What follows belongs to an exercise in optimizing a design on an open flow for small area, a short achievable clock period and few clock cycles per item; a production flow would make more cautious choices.
In this exercise RTL edits were held to simulation tests only and were not proved equivalent to the original.
Not every run is shown, and edits may drop behaviour that the tests do not exercise.
Power is estimated from default activity; no workload was simulated.

## flow/design.v in outline (module list and top-level ports)
// module fpmul_dp: 1072 lines
// module prefix24: 27 lines
// module prefix24ks: 279 lines
// module fpmul_pgn: 10 lines
// module fpmul_pgp: 10 lines
// module prefix13ks: 127 lines
// module fpmul_fa: 9 lines
// module fpmul_ha: 8 lines
// module fpmul_cu: 12 lines
// module fpmul: 20 lines
module fpmul(
    input wire Clk,
    input wire Rst,
    input wire Start,
    input wire [31:0] A,
    input wire [31:0] B,
    output wire Done,
    output wire [31:0] P,
    output wire UF,
    output wire OF,
    output wire NaNF,
    output wire InfF,
    output wire DNF,
    output wire ZF );
  // ...
==> flow/flow/run.sh <==
#!/bin/bash
# Layout flow: the standard flow (standard.sh), run unchanged for
# synthesis, then for the rest of the layout with two ORFS settings changed:
# the port buffers are buf_4 cells (instead of the delay cells the resizer
# picks by default), and timing repair may resize a cell to one of another
# footprint. Each make run's output is kept in its own log file here.
set -euo pipefail
cd "$(dirname "$0")/.."
bash standard.sh synth > synth.log 2>&1
sed 's|"\${@:-finish}"|MATCH_CELL_FOOTPRINT=0 "BUFFER_PORTS_ARGS=-buffer_cell sky130_fd_sc_hd__buf_4" "${@:-finish}"|' \
    standard.sh > layout.sh
grep -q 'MATCH_CELL_FOOTPRINT=0' layout.sh
bash layout.sh finish > layout.log 2>&1
==> flow/standard.sh <==
#!/bin/bash
# synth_recipe.tcl (not shown) runs the flow's synth.tcl, then flattens the netlist and writes it again
# the make line also repeats each setting of config.mk as NAME=value (left out here)
make -C /OpenROAD-flow-scripts/flow DESIGN_CONFIG=/design/flow/config.mk WORK_HOME=/design/flow/orfs CLKGATE_MAP_FILE= SYNTH_SCRIPT=/design/flow/synth_recipe.tcl "${@:-finish}"
==> flow/config.mk <==
export PLATFORM = sky130hd
export DESIGN_NAME = fpmul
export DESIGN_NICKNAME = fpmul
export VERILOG_FILES = /design/flow/design.v
export SDC_FILE = /design/flow/constraint.sdc
export NUM_CORES = 4
export LEC_CHECK = 0
export CAP_MARGIN = 20
export CORE_MARGIN = 2
export CORE_UTILIZATION = 50
export PLACE_DENSITY = 0.7
export SETUP_SLACK_MARGIN = 2.75
export SLEW_MARGIN = 20
export SYNTH_HIERARCHICAL = 1
==> flow/constraint.sdc <==
create_clock -name core_clock -period 8.0 [get_ports {Clk}]
set_input_delay 1.6000 -clock core_clock [delete_from_list [all_inputs] [get_ports {Clk}]]
set_output_delay 1.6000 -clock core_clock [all_outputs]
set_load 0.01 [all_outputs]
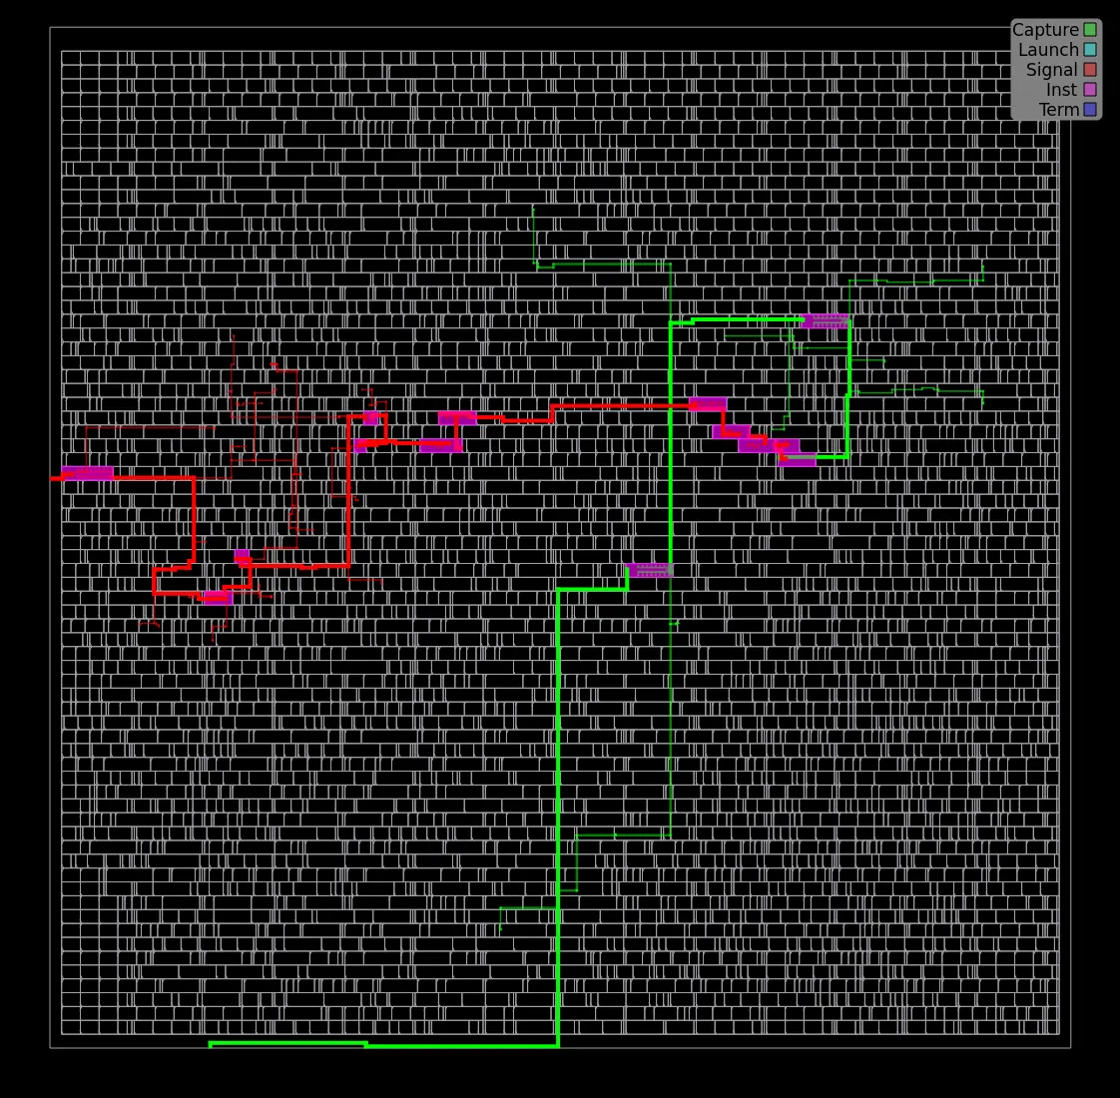
Fig. 1. Critical path on the layout (run 1).
Final Util: 57.3%
setup TNS: 0 ps
final non-filler cell total: 2649
final setup margin: 2790 ps

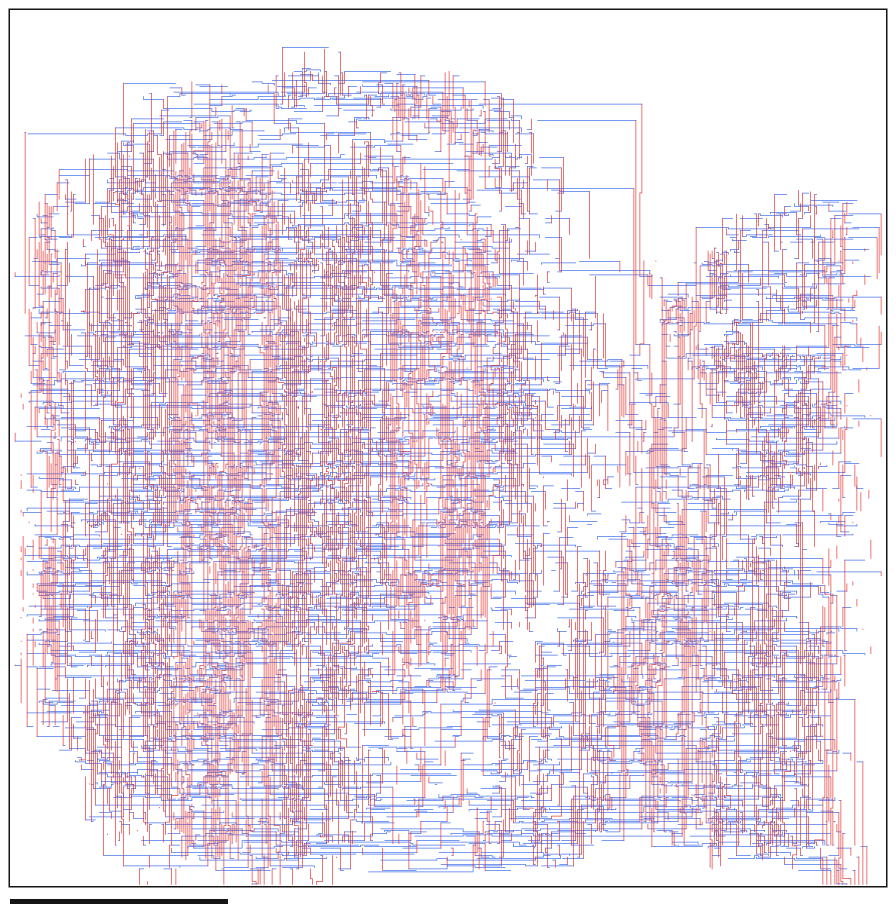
Fig. 2. Signal wires by layer (run 1).
Scale bar: 50 um. Only two layers are drawn.
- met2: red (wire length 28.0 mm)
- met1: blue (wire length 24.7 mm)
via count: 16799
overall routing resource usage: 29.4%

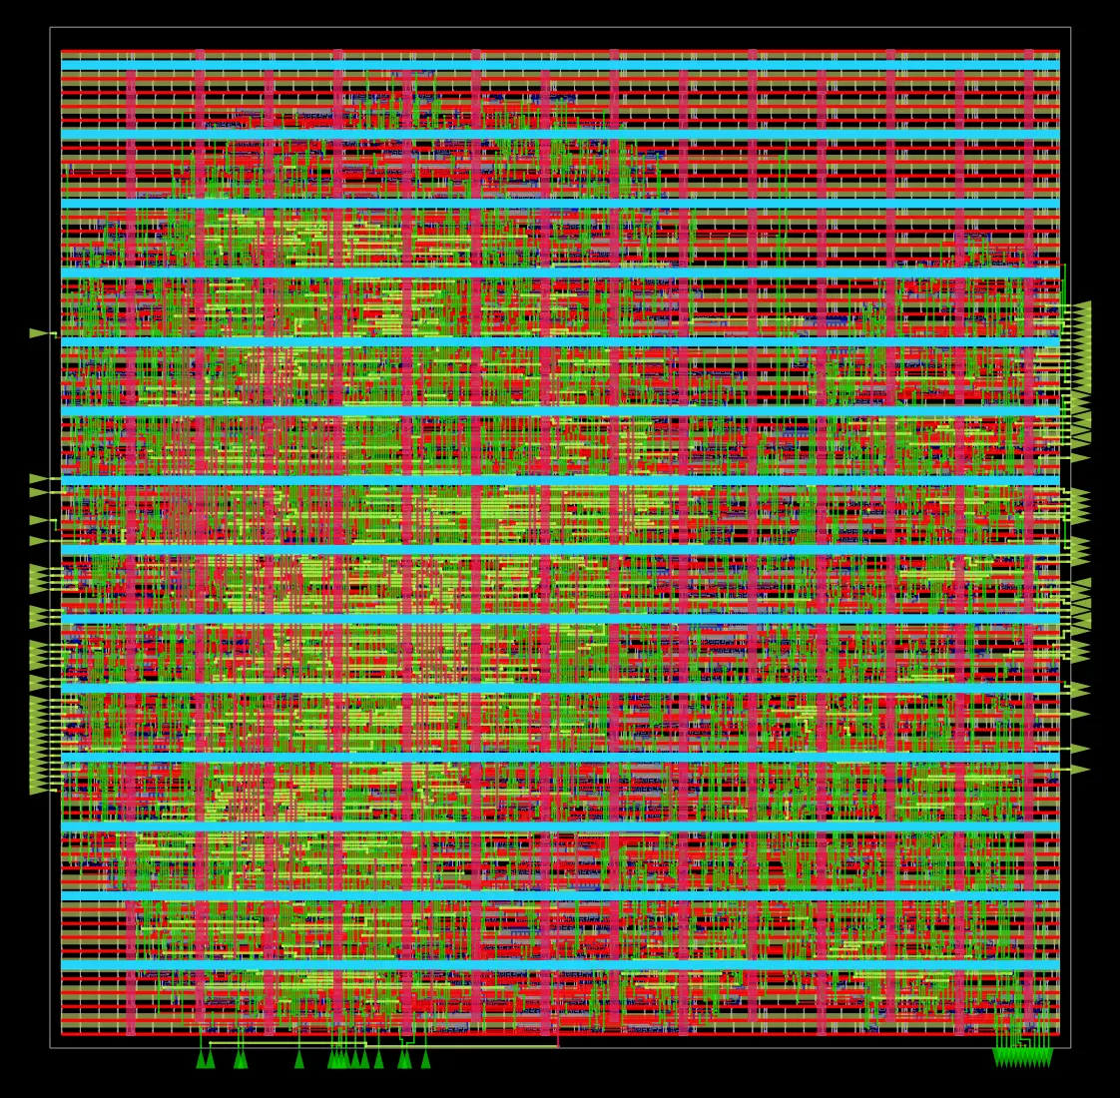
Fig. 3. The whole layout, all layers (run 1).
final wirelength: 62200 um
die area: 40200 sq um
die height: 201 um
Finished Cell Area: 21700 sq um
num rows: 71

==> flow_summary.yaml, run 1 <==
critical_path:
  cp.depth: 11
  crit_path_frequent_cell: "fa_1"
  r2r_slack_ps: 7470
  crit_fanout: 25
power:
  seq-power_mw: 0.881
  combPwrFrac_pct: 85.0
  seqPwrFrac_pct: 10.0
  irDropWorstVdd_mv: 0.317
  power.switching_mw: 4.47
final_layout:
  multi_input_area_sq_um: 16700
  dominant_cells: "multi-input combinational cells"
  nClkBuffers: 11
  area_delta_synth_final_pct: 12.3
  multiInputCombCellCount: 1681
  largest_reg_flops: 25
  layout_common_cells: "293 x xnor2_1, 254 x fa_1, 220 x o22ai_1"
  final_common_cell: "xnor2_1"
cts:
  path_clk_slew_ps: 70
  cts_resized: 111
  htreeDepth: 3
  ctsHoldBuffers: 0
  cts_num_sinks: 89
timing:
  fmax_mhz: 192
  hold_viol_final: 0
  setup_viol: 0
  tightest_slew_ps: 1030
  period_minus_slack_ps: 5210
outcome:
  status: "finished clean"
grt:
  grt_use_met3_pct: 5.60
  gr-total-overflow: 0
  grt_busiest_layer: "met2"
  grt_antenna_before_repair: 0
placed_design:
  dp.cells: 2577
  post_dp_cell_area_sq_um: 20100
run:
  drv_cap: 0
logic_synthesis:
  ys_warn_count: 9
  syn_nets: 2631
die:
  start_util_pct: 51.0
route:
  wire_per_inst_um: 23.5
  m1WireLength_um: 24700
  viasPerCell: 6.34
worst_hold_path:
  hold_path_class: "reg2reg"
Testbench counts for the RTL of run 1, summed over its fixed seeds: cycles 4,096, items 2,048.
Fig. 4: run 1, drive-strength map
Scale bar: 50 um.
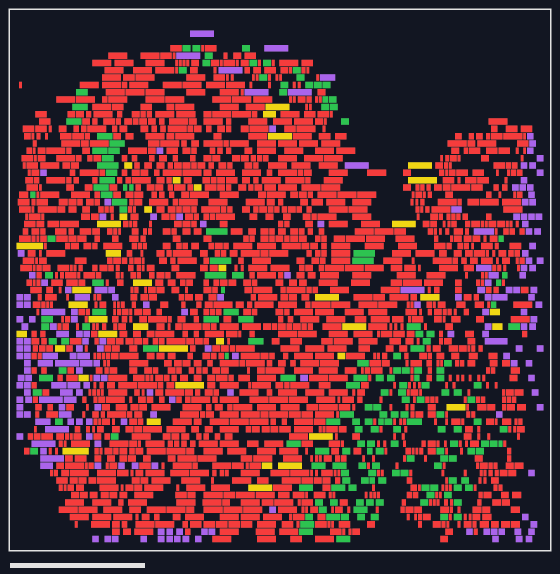

==> inputs of run 2 (changes only) <==
==> flow/flow/run.sh (replaced) <==
#!/bin/bash
# Layout flow: the standard flow (standard.sh), run unchanged for
# synthesis, then for the rest of the layout with two ORFS settings changed:
# the port buffers are buf_2 cells (instead of the delay cells the resizer
# picks by default), and timing repair may resize a cell to one of another
# footprint. Each make run's output is kept in its own log file here.
set -euo pipefail
cd "$(dirname "$0")/.."
bash standard.sh synth > synth.log 2>&1
sed 's|"\${@:-finish}"|MATCH_CELL_FOOTPRINT=0 "BUFFER_PORTS_ARGS=-buffer_cell sky130_fd_sc_hd__buf_2" "${@:-finish}"|' \
    standard.sh > layout.sh
grep -q 'MATCH_CELL_FOOTPRINT=0' layout.sh
bash layout.sh finish > layout.log 2>&1
--- a/flow/config.mk
+++ b/flow/config.mk
@@ -7,8 +7,8 @@
 export LEC_CHECK = 0
 export CAP_MARGIN = 20
 export CORE_MARGIN = 2
-export CORE_UTILIZATION = 50
-export PLACE_DENSITY = 0.7
+export CORE_UTILIZATION = 40
+export PLACE_DENSITY = 0.6
 export SETUP_SLACK_MARGIN = 2.75
 export SLEW_MARGIN = 20
 export SYNTH_HIERARCHICAL = 1
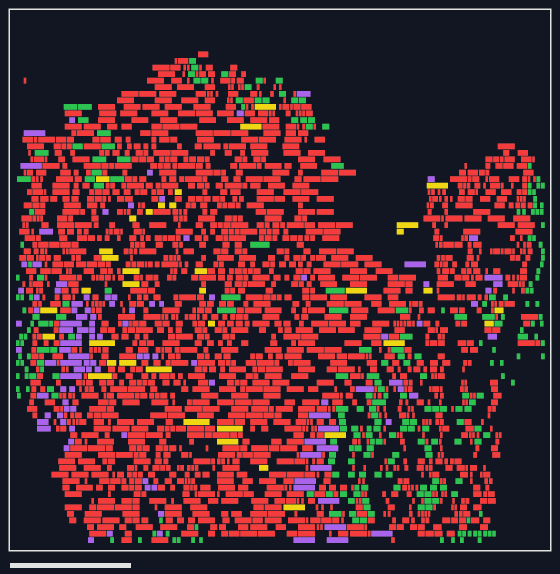
Fig. 5. Drive-strength map (run 2).
Scale bar: 50 um.
- drive 2: green (cells 254)
- drive 3 to 4: purple (cells 111)
- drive 6 and up: yellow (cells 37)
- drive 1 or less: red (cells 1725)

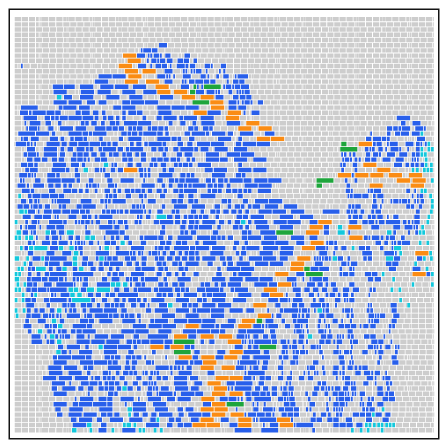
Fig. 6. Placement by cell class (run 2).
Fill, decap, tap and diode cells in grey.
- all other logic: blue (cells 1869; share of their area 85%)
- flops: orange (cells 89; share of their area 8.6%)
- clock drivers and dummy loads: green (cells 16; share of their area 1.5%)
- other buffers and delay cells: cyan (cells 153; share of their area 4.8%)
Final Util: 45.0%
Finished Cell Area: 21500 sq um
Seq area share: 8.29%
core area: 47700 sq um
num rows: 80

==> flow_summary.yaml, run 2 <==
grt:
  track_usage_pct: 24.9
  gr-total-overflow: 0
  grt_antenna_before_repair: 0
  grt_use_met3_pct: 4.60
  grt_use_met1_pct: 34.0
  grt_busiest_layer: "met2"
timing:
  fmax_mhz: 192
  period_minus_slack_ps: 5200
  fin_tns_setup_ps: 0
  finalClockSkew_ps: 0
  worst_slack_ps: 2800
  tightest_slew_ps: 1080
  grt_setup_unrepaired: "true"
  setup_viol: 0
  hold_viol_final: 0
power:
  power.switching_mw: 4.55
  irDropWorstVdd_mv: 0.246
  seqPwrFrac_pct: 9.9
  powerComb_mw: 7.47
  combPwrFrac_pct: 85.0
  seq-power_mw: 0.873
final_layout:
  area_delta_synth_final_pct: 11.2
  num-nonclk-buffers: 153
  dominant_cells: "multi-input combinational cells"
  largest_reg_flops: 25
  layout_common_cells: "299 x xnor2_1, 255 x fa_1, 221 x o22ai_1"
  nClkBuffers: 9
  multi_input_area_sq_um: 16700
  multiInputCombCellCount: 1679
  final_common_cell: "xnor2_1"
critical_path:
  r2r_slack_ps: 7470
  worstPathArrival_ps: 5450
  cp.depth: 13
  crit_path_frequent_cell: "fa_1"
run:
  drv_cap: 0
die:
  die_h_um: 224
  fp.dieArea_sq_um: 50100
route:
  m1WireLength_um: 27100
  routed_wl_um: 63700
  met3WireLength_um: 5770
  viasPerCell: 5.96
  dr_total_vias: 16351
outcome:
  status: "finished clean"
cts:
  clkLatencyLatePin_ps: 360
  path_clk_slew_ps: 70
  htreeDepth: 3
  cts_resized: 115
logic_synthesis:
  ys_warn_count: 9
  syn_nets: 2631
worst_hold_path:
  hold_path_class: "reg2reg"
placed_design:
  dp.cells: 2683
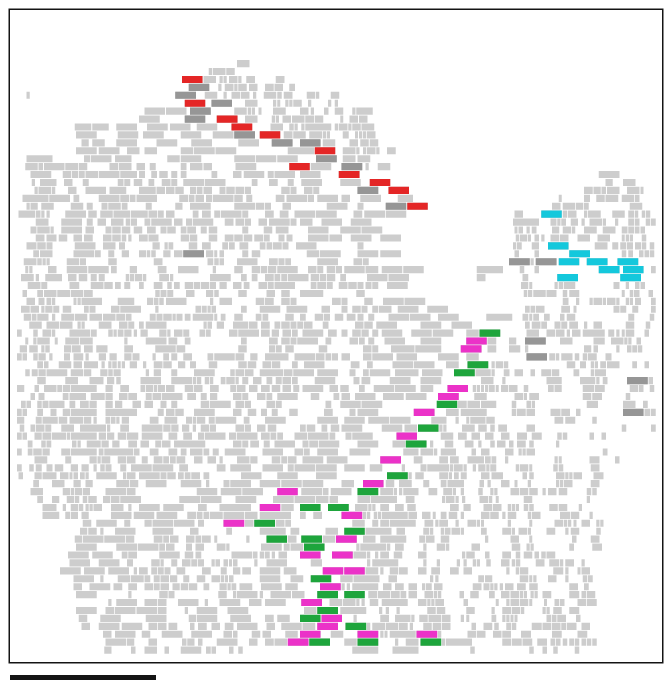
Fig. 7. Register map, names as in the netlist (run 2).
Scale bar: 50 um.
- dp.e0: cyan (sequential cells 10; where east)
- dp.hy: green (sequential cells 24; where south)
- dp.yl: red (sequential cells 11; where north)
- dp.hx: magenta (sequential cells 25; where south)
- not coloured: 19

Fig. 8: run 2, critical path on the layout
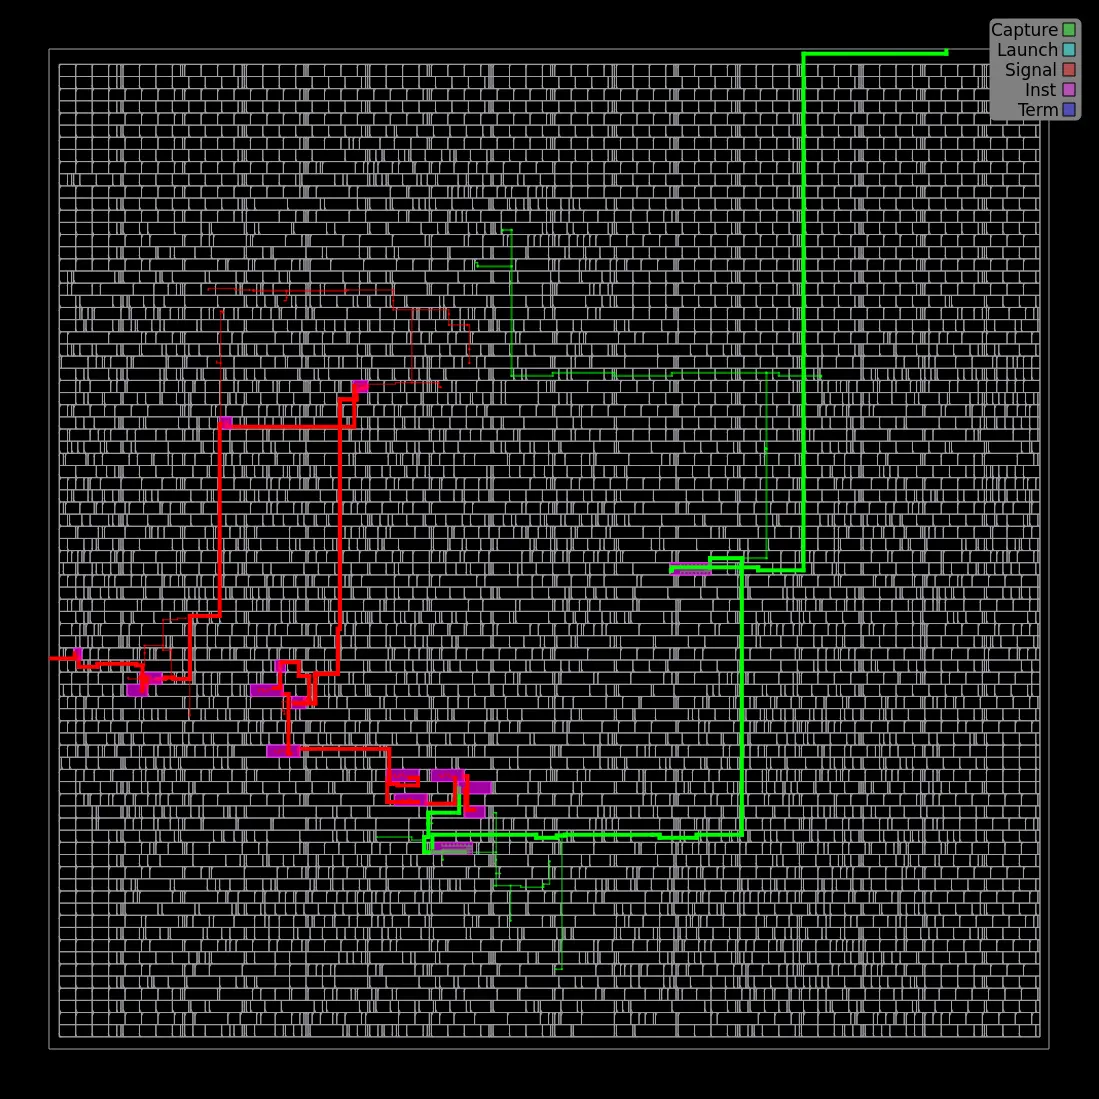

--- run 3: outline of the changes from run 2 ---
flow/design.v: 1574 -> 1918 lines; modules unchanged: 9
  fpmul_dp: edited, 1072 -> 1408 lines
  fpmul_bseln: new, 8 lines
==> module fpmul_bseln as of run 3 <==
module fpmul_bseln (
    input wire one_n,
    input wire two_n,
    input wire x1_n,
    input wire x0_n,
    output wire pp );
    assign pp = ~((one_n | x1_n) & (two_n | x0_n));
endmodule
==> flow/flow/run.sh (replaced) <==
#!/bin/bash
# Layout flow: the standard flow (standard.sh), run unchanged for
# synthesis, then for the rest of the layout with two ORFS settings changed:
# the port buffers are buf_4 cells (instead of the delay cells the resizer
# picks by default), and timing repair may resize a cell to one of another
# footprint. Each make run's output is kept in its own log file here.
set -euo pipefail
cd "$(dirname "$0")/.."
bash standard.sh synth > synth.log 2>&1
sed 's|"\${@:-finish}"|MATCH_CELL_FOOTPRINT=0 "BUFFER_PORTS_ARGS=-buffer_cell sky130_fd_sc_hd__buf_4" "${@:-finish}"|' \
    standard.sh > layout.sh
grep -q 'MATCH_CELL_FOOTPRINT=0' layout.sh
bash layout.sh finish > layout.log 2>&1
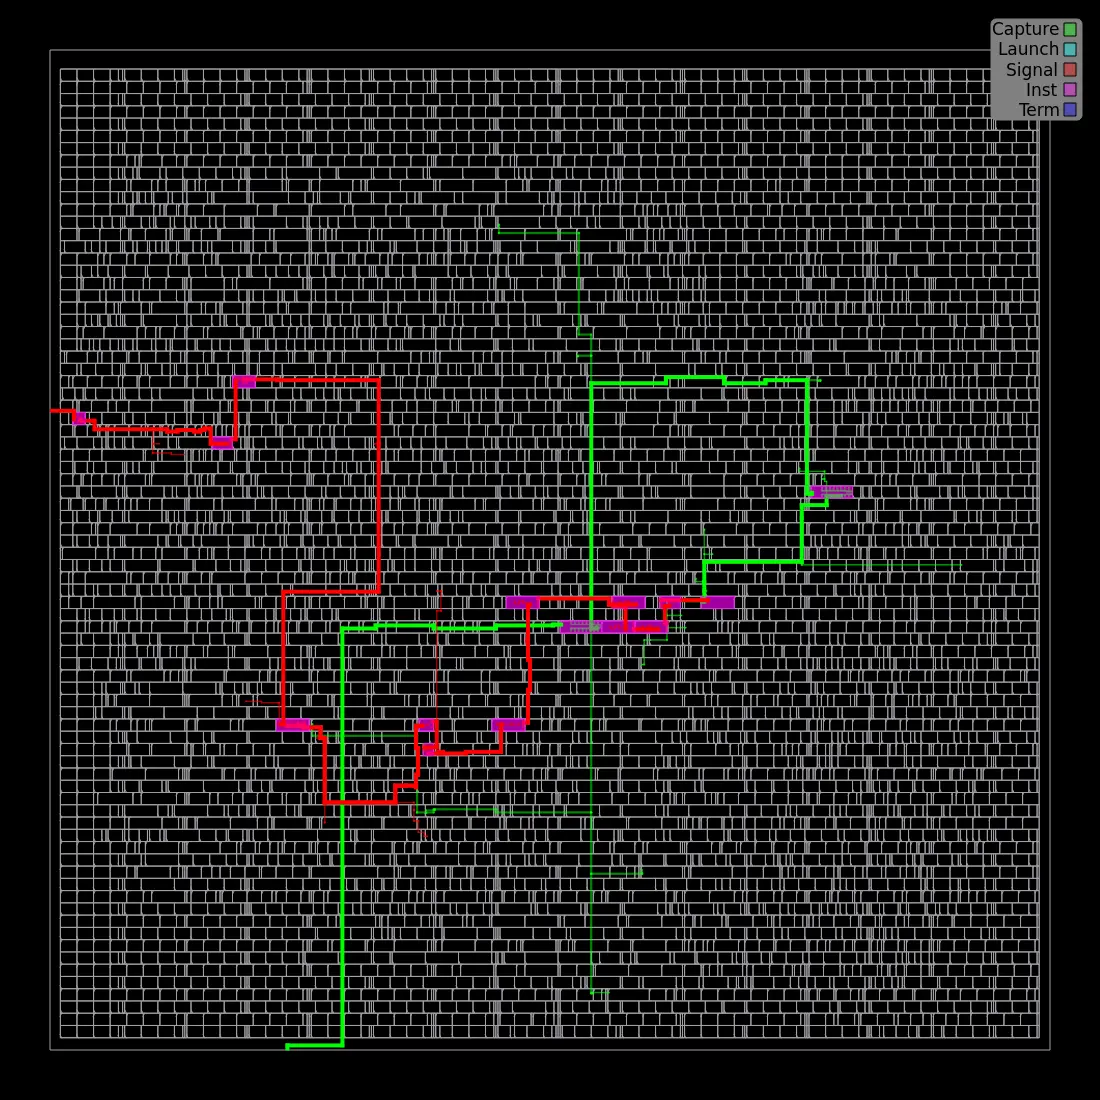
Fig. 9. Critical path on the layout (run 3).
final setup margin: 2760 ps
Final Util: 46.5%
fin crit period: 5240 ps
final non-filler cell total: 2744

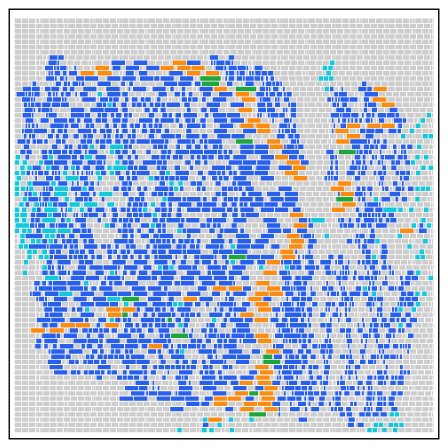
Fig. 10. Placement by cell class (run 3).
Fill, decap, tap and diode cells in grey.
- other buffers and delay cells: cyan (cells 187; share of their area 7.8%)
- flops: orange (cells 89; share of their area 8.5%)
- all other logic: blue (cells 1845; share of their area 82%)
- clock drivers and dummy loads: green (cells 15; share of their area 1.6%)

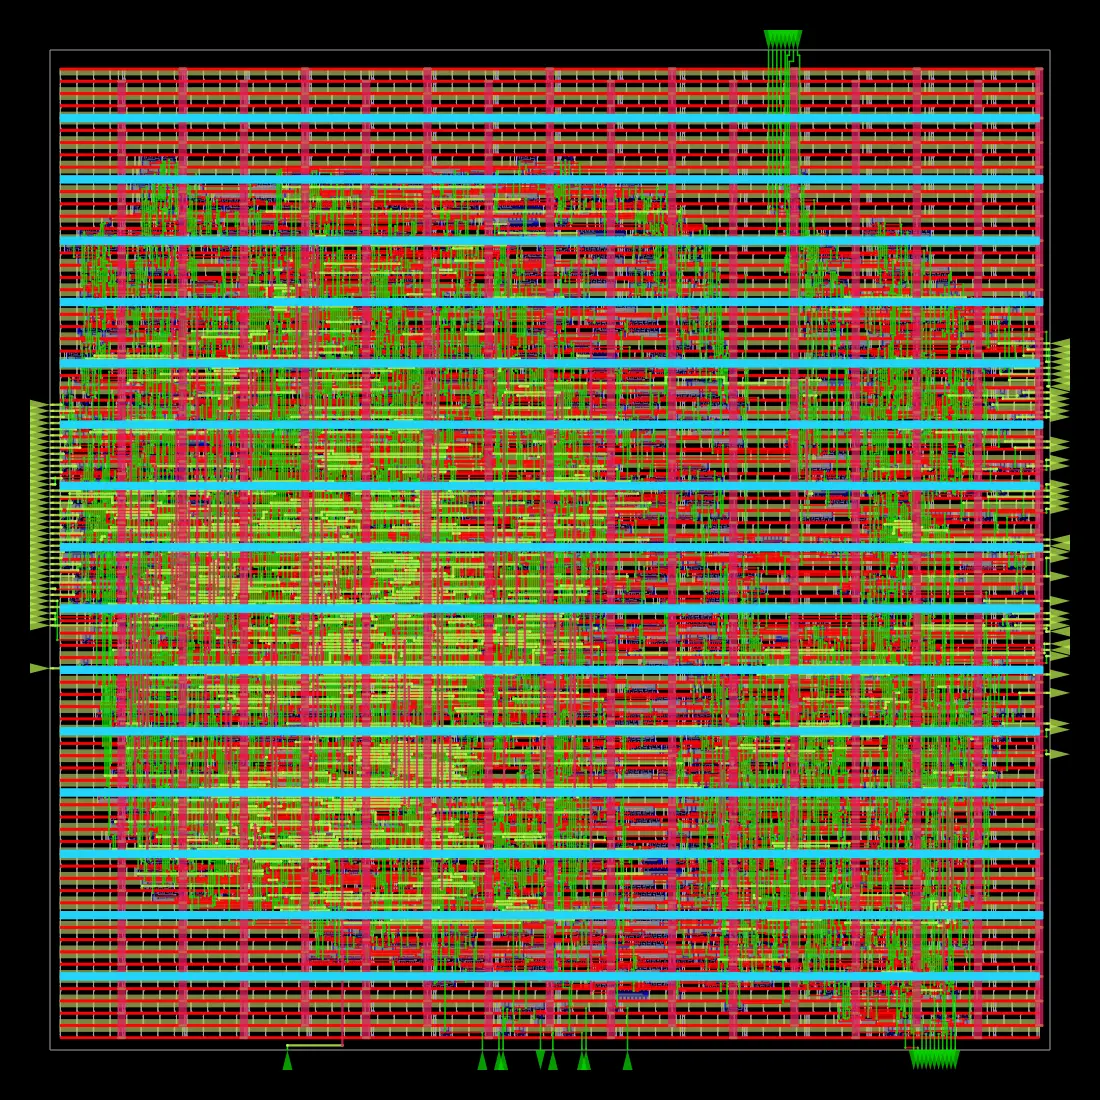
Fig. 11. The whole layout, all layers (run 3).
die height: 222 um
num rows: 79
Ports: 106

==> flow_summary.yaml, run 3 <==
timing:
  hold_viol_final: 0
  fin_tns_setup_ps: 0
  fmax_mhz: 191
  tightest_slew_ps: 1100
  setup_viol: 0
  grt_setup_unrepaired: "false"
grt:
  track_usage_pct: 25.7
  grt_antenna_before_repair: 1
  grt_use_met3_pct: 6.65
  gr-total-overflow: 0
cts:
  htreeDepth: 3
  cts_num_sinks: 89
  clkLatencyLatePin_ps: 370
  path_clk_slew_ps: 70
  ctsHoldBuffers: 0
  cts_resized: 51
route:
  m1WireLength_um: 26000
  viasPerCell: 6.02
  dr_total_vias: 16527
final_layout:
  nClkBuffers: 11
  multi_input_area_sq_um: 16400
  largest_reg_flops: 25
  num-nonclk-buffers: 187
  final_area_sq_um: 21700
  seq_share_pct: 8.24
  dominant_cells: "multi-input combinational cells"
run:
  drv_cap: 0
logic_synthesis:
  ys_warn_count: 9
  syn_nets: 2557
placed_design:
  post_dp_cell_area_sq_um: 20100
critical_path:
  worstPathArrival_ps: 5500
  crit_path_frequent_cell: "fa_1"
  cp.depth: 12
  crit_fanout: 9
power:
  power.switching_mw: 4.53
  seq-power_mw: 0.907
  irDropWorstVdd_mv: 0.231
  combPwrFrac_pct: 84.6
outcome:
  status: "finished clean"
die:
  fp.dieArea_sq_um: 49200
Testbench counts for the RTL of run 3, summed over its fixed seeds: cycles 4,096, items 2,048.

-- port drivers added, routing unchanged --
The flow's constraints put no driver on any port. The routed layouts listed below were extracted and timed again, unchanged, in two steps.
Step 1 sets driving cells, clkbuf_16 on the clock port and buf_2 on the other inputs (assumed; they add their load-dependent delay and slew).
Step 2 adds t to the input delays and takes it off the output delays; t is the mean of the earliest and latest rising clock arrival at the registers after step 1. Input paths then give back, and output paths get back, about the clock's delay inside the block.
Three values: ideal ports, drivers, drivers and shift; two values: the first two.
run	t (ns)	setup WS [ns]	worst data-port slew with drivers (ns)
run 1	0.398	2.794 / 2.748 / 2.350	0.15
run 2	0.409	2.801 / 2.829 / 2.419	0.04
run 3	0.416	2.764 / 2.785 / 2.369	0.11
After both steps every run listed still meets setup and hold. The setup slack of run 1, which loses most, moves by -0.046 ns with the drivers and by -0.444 ns with both steps.
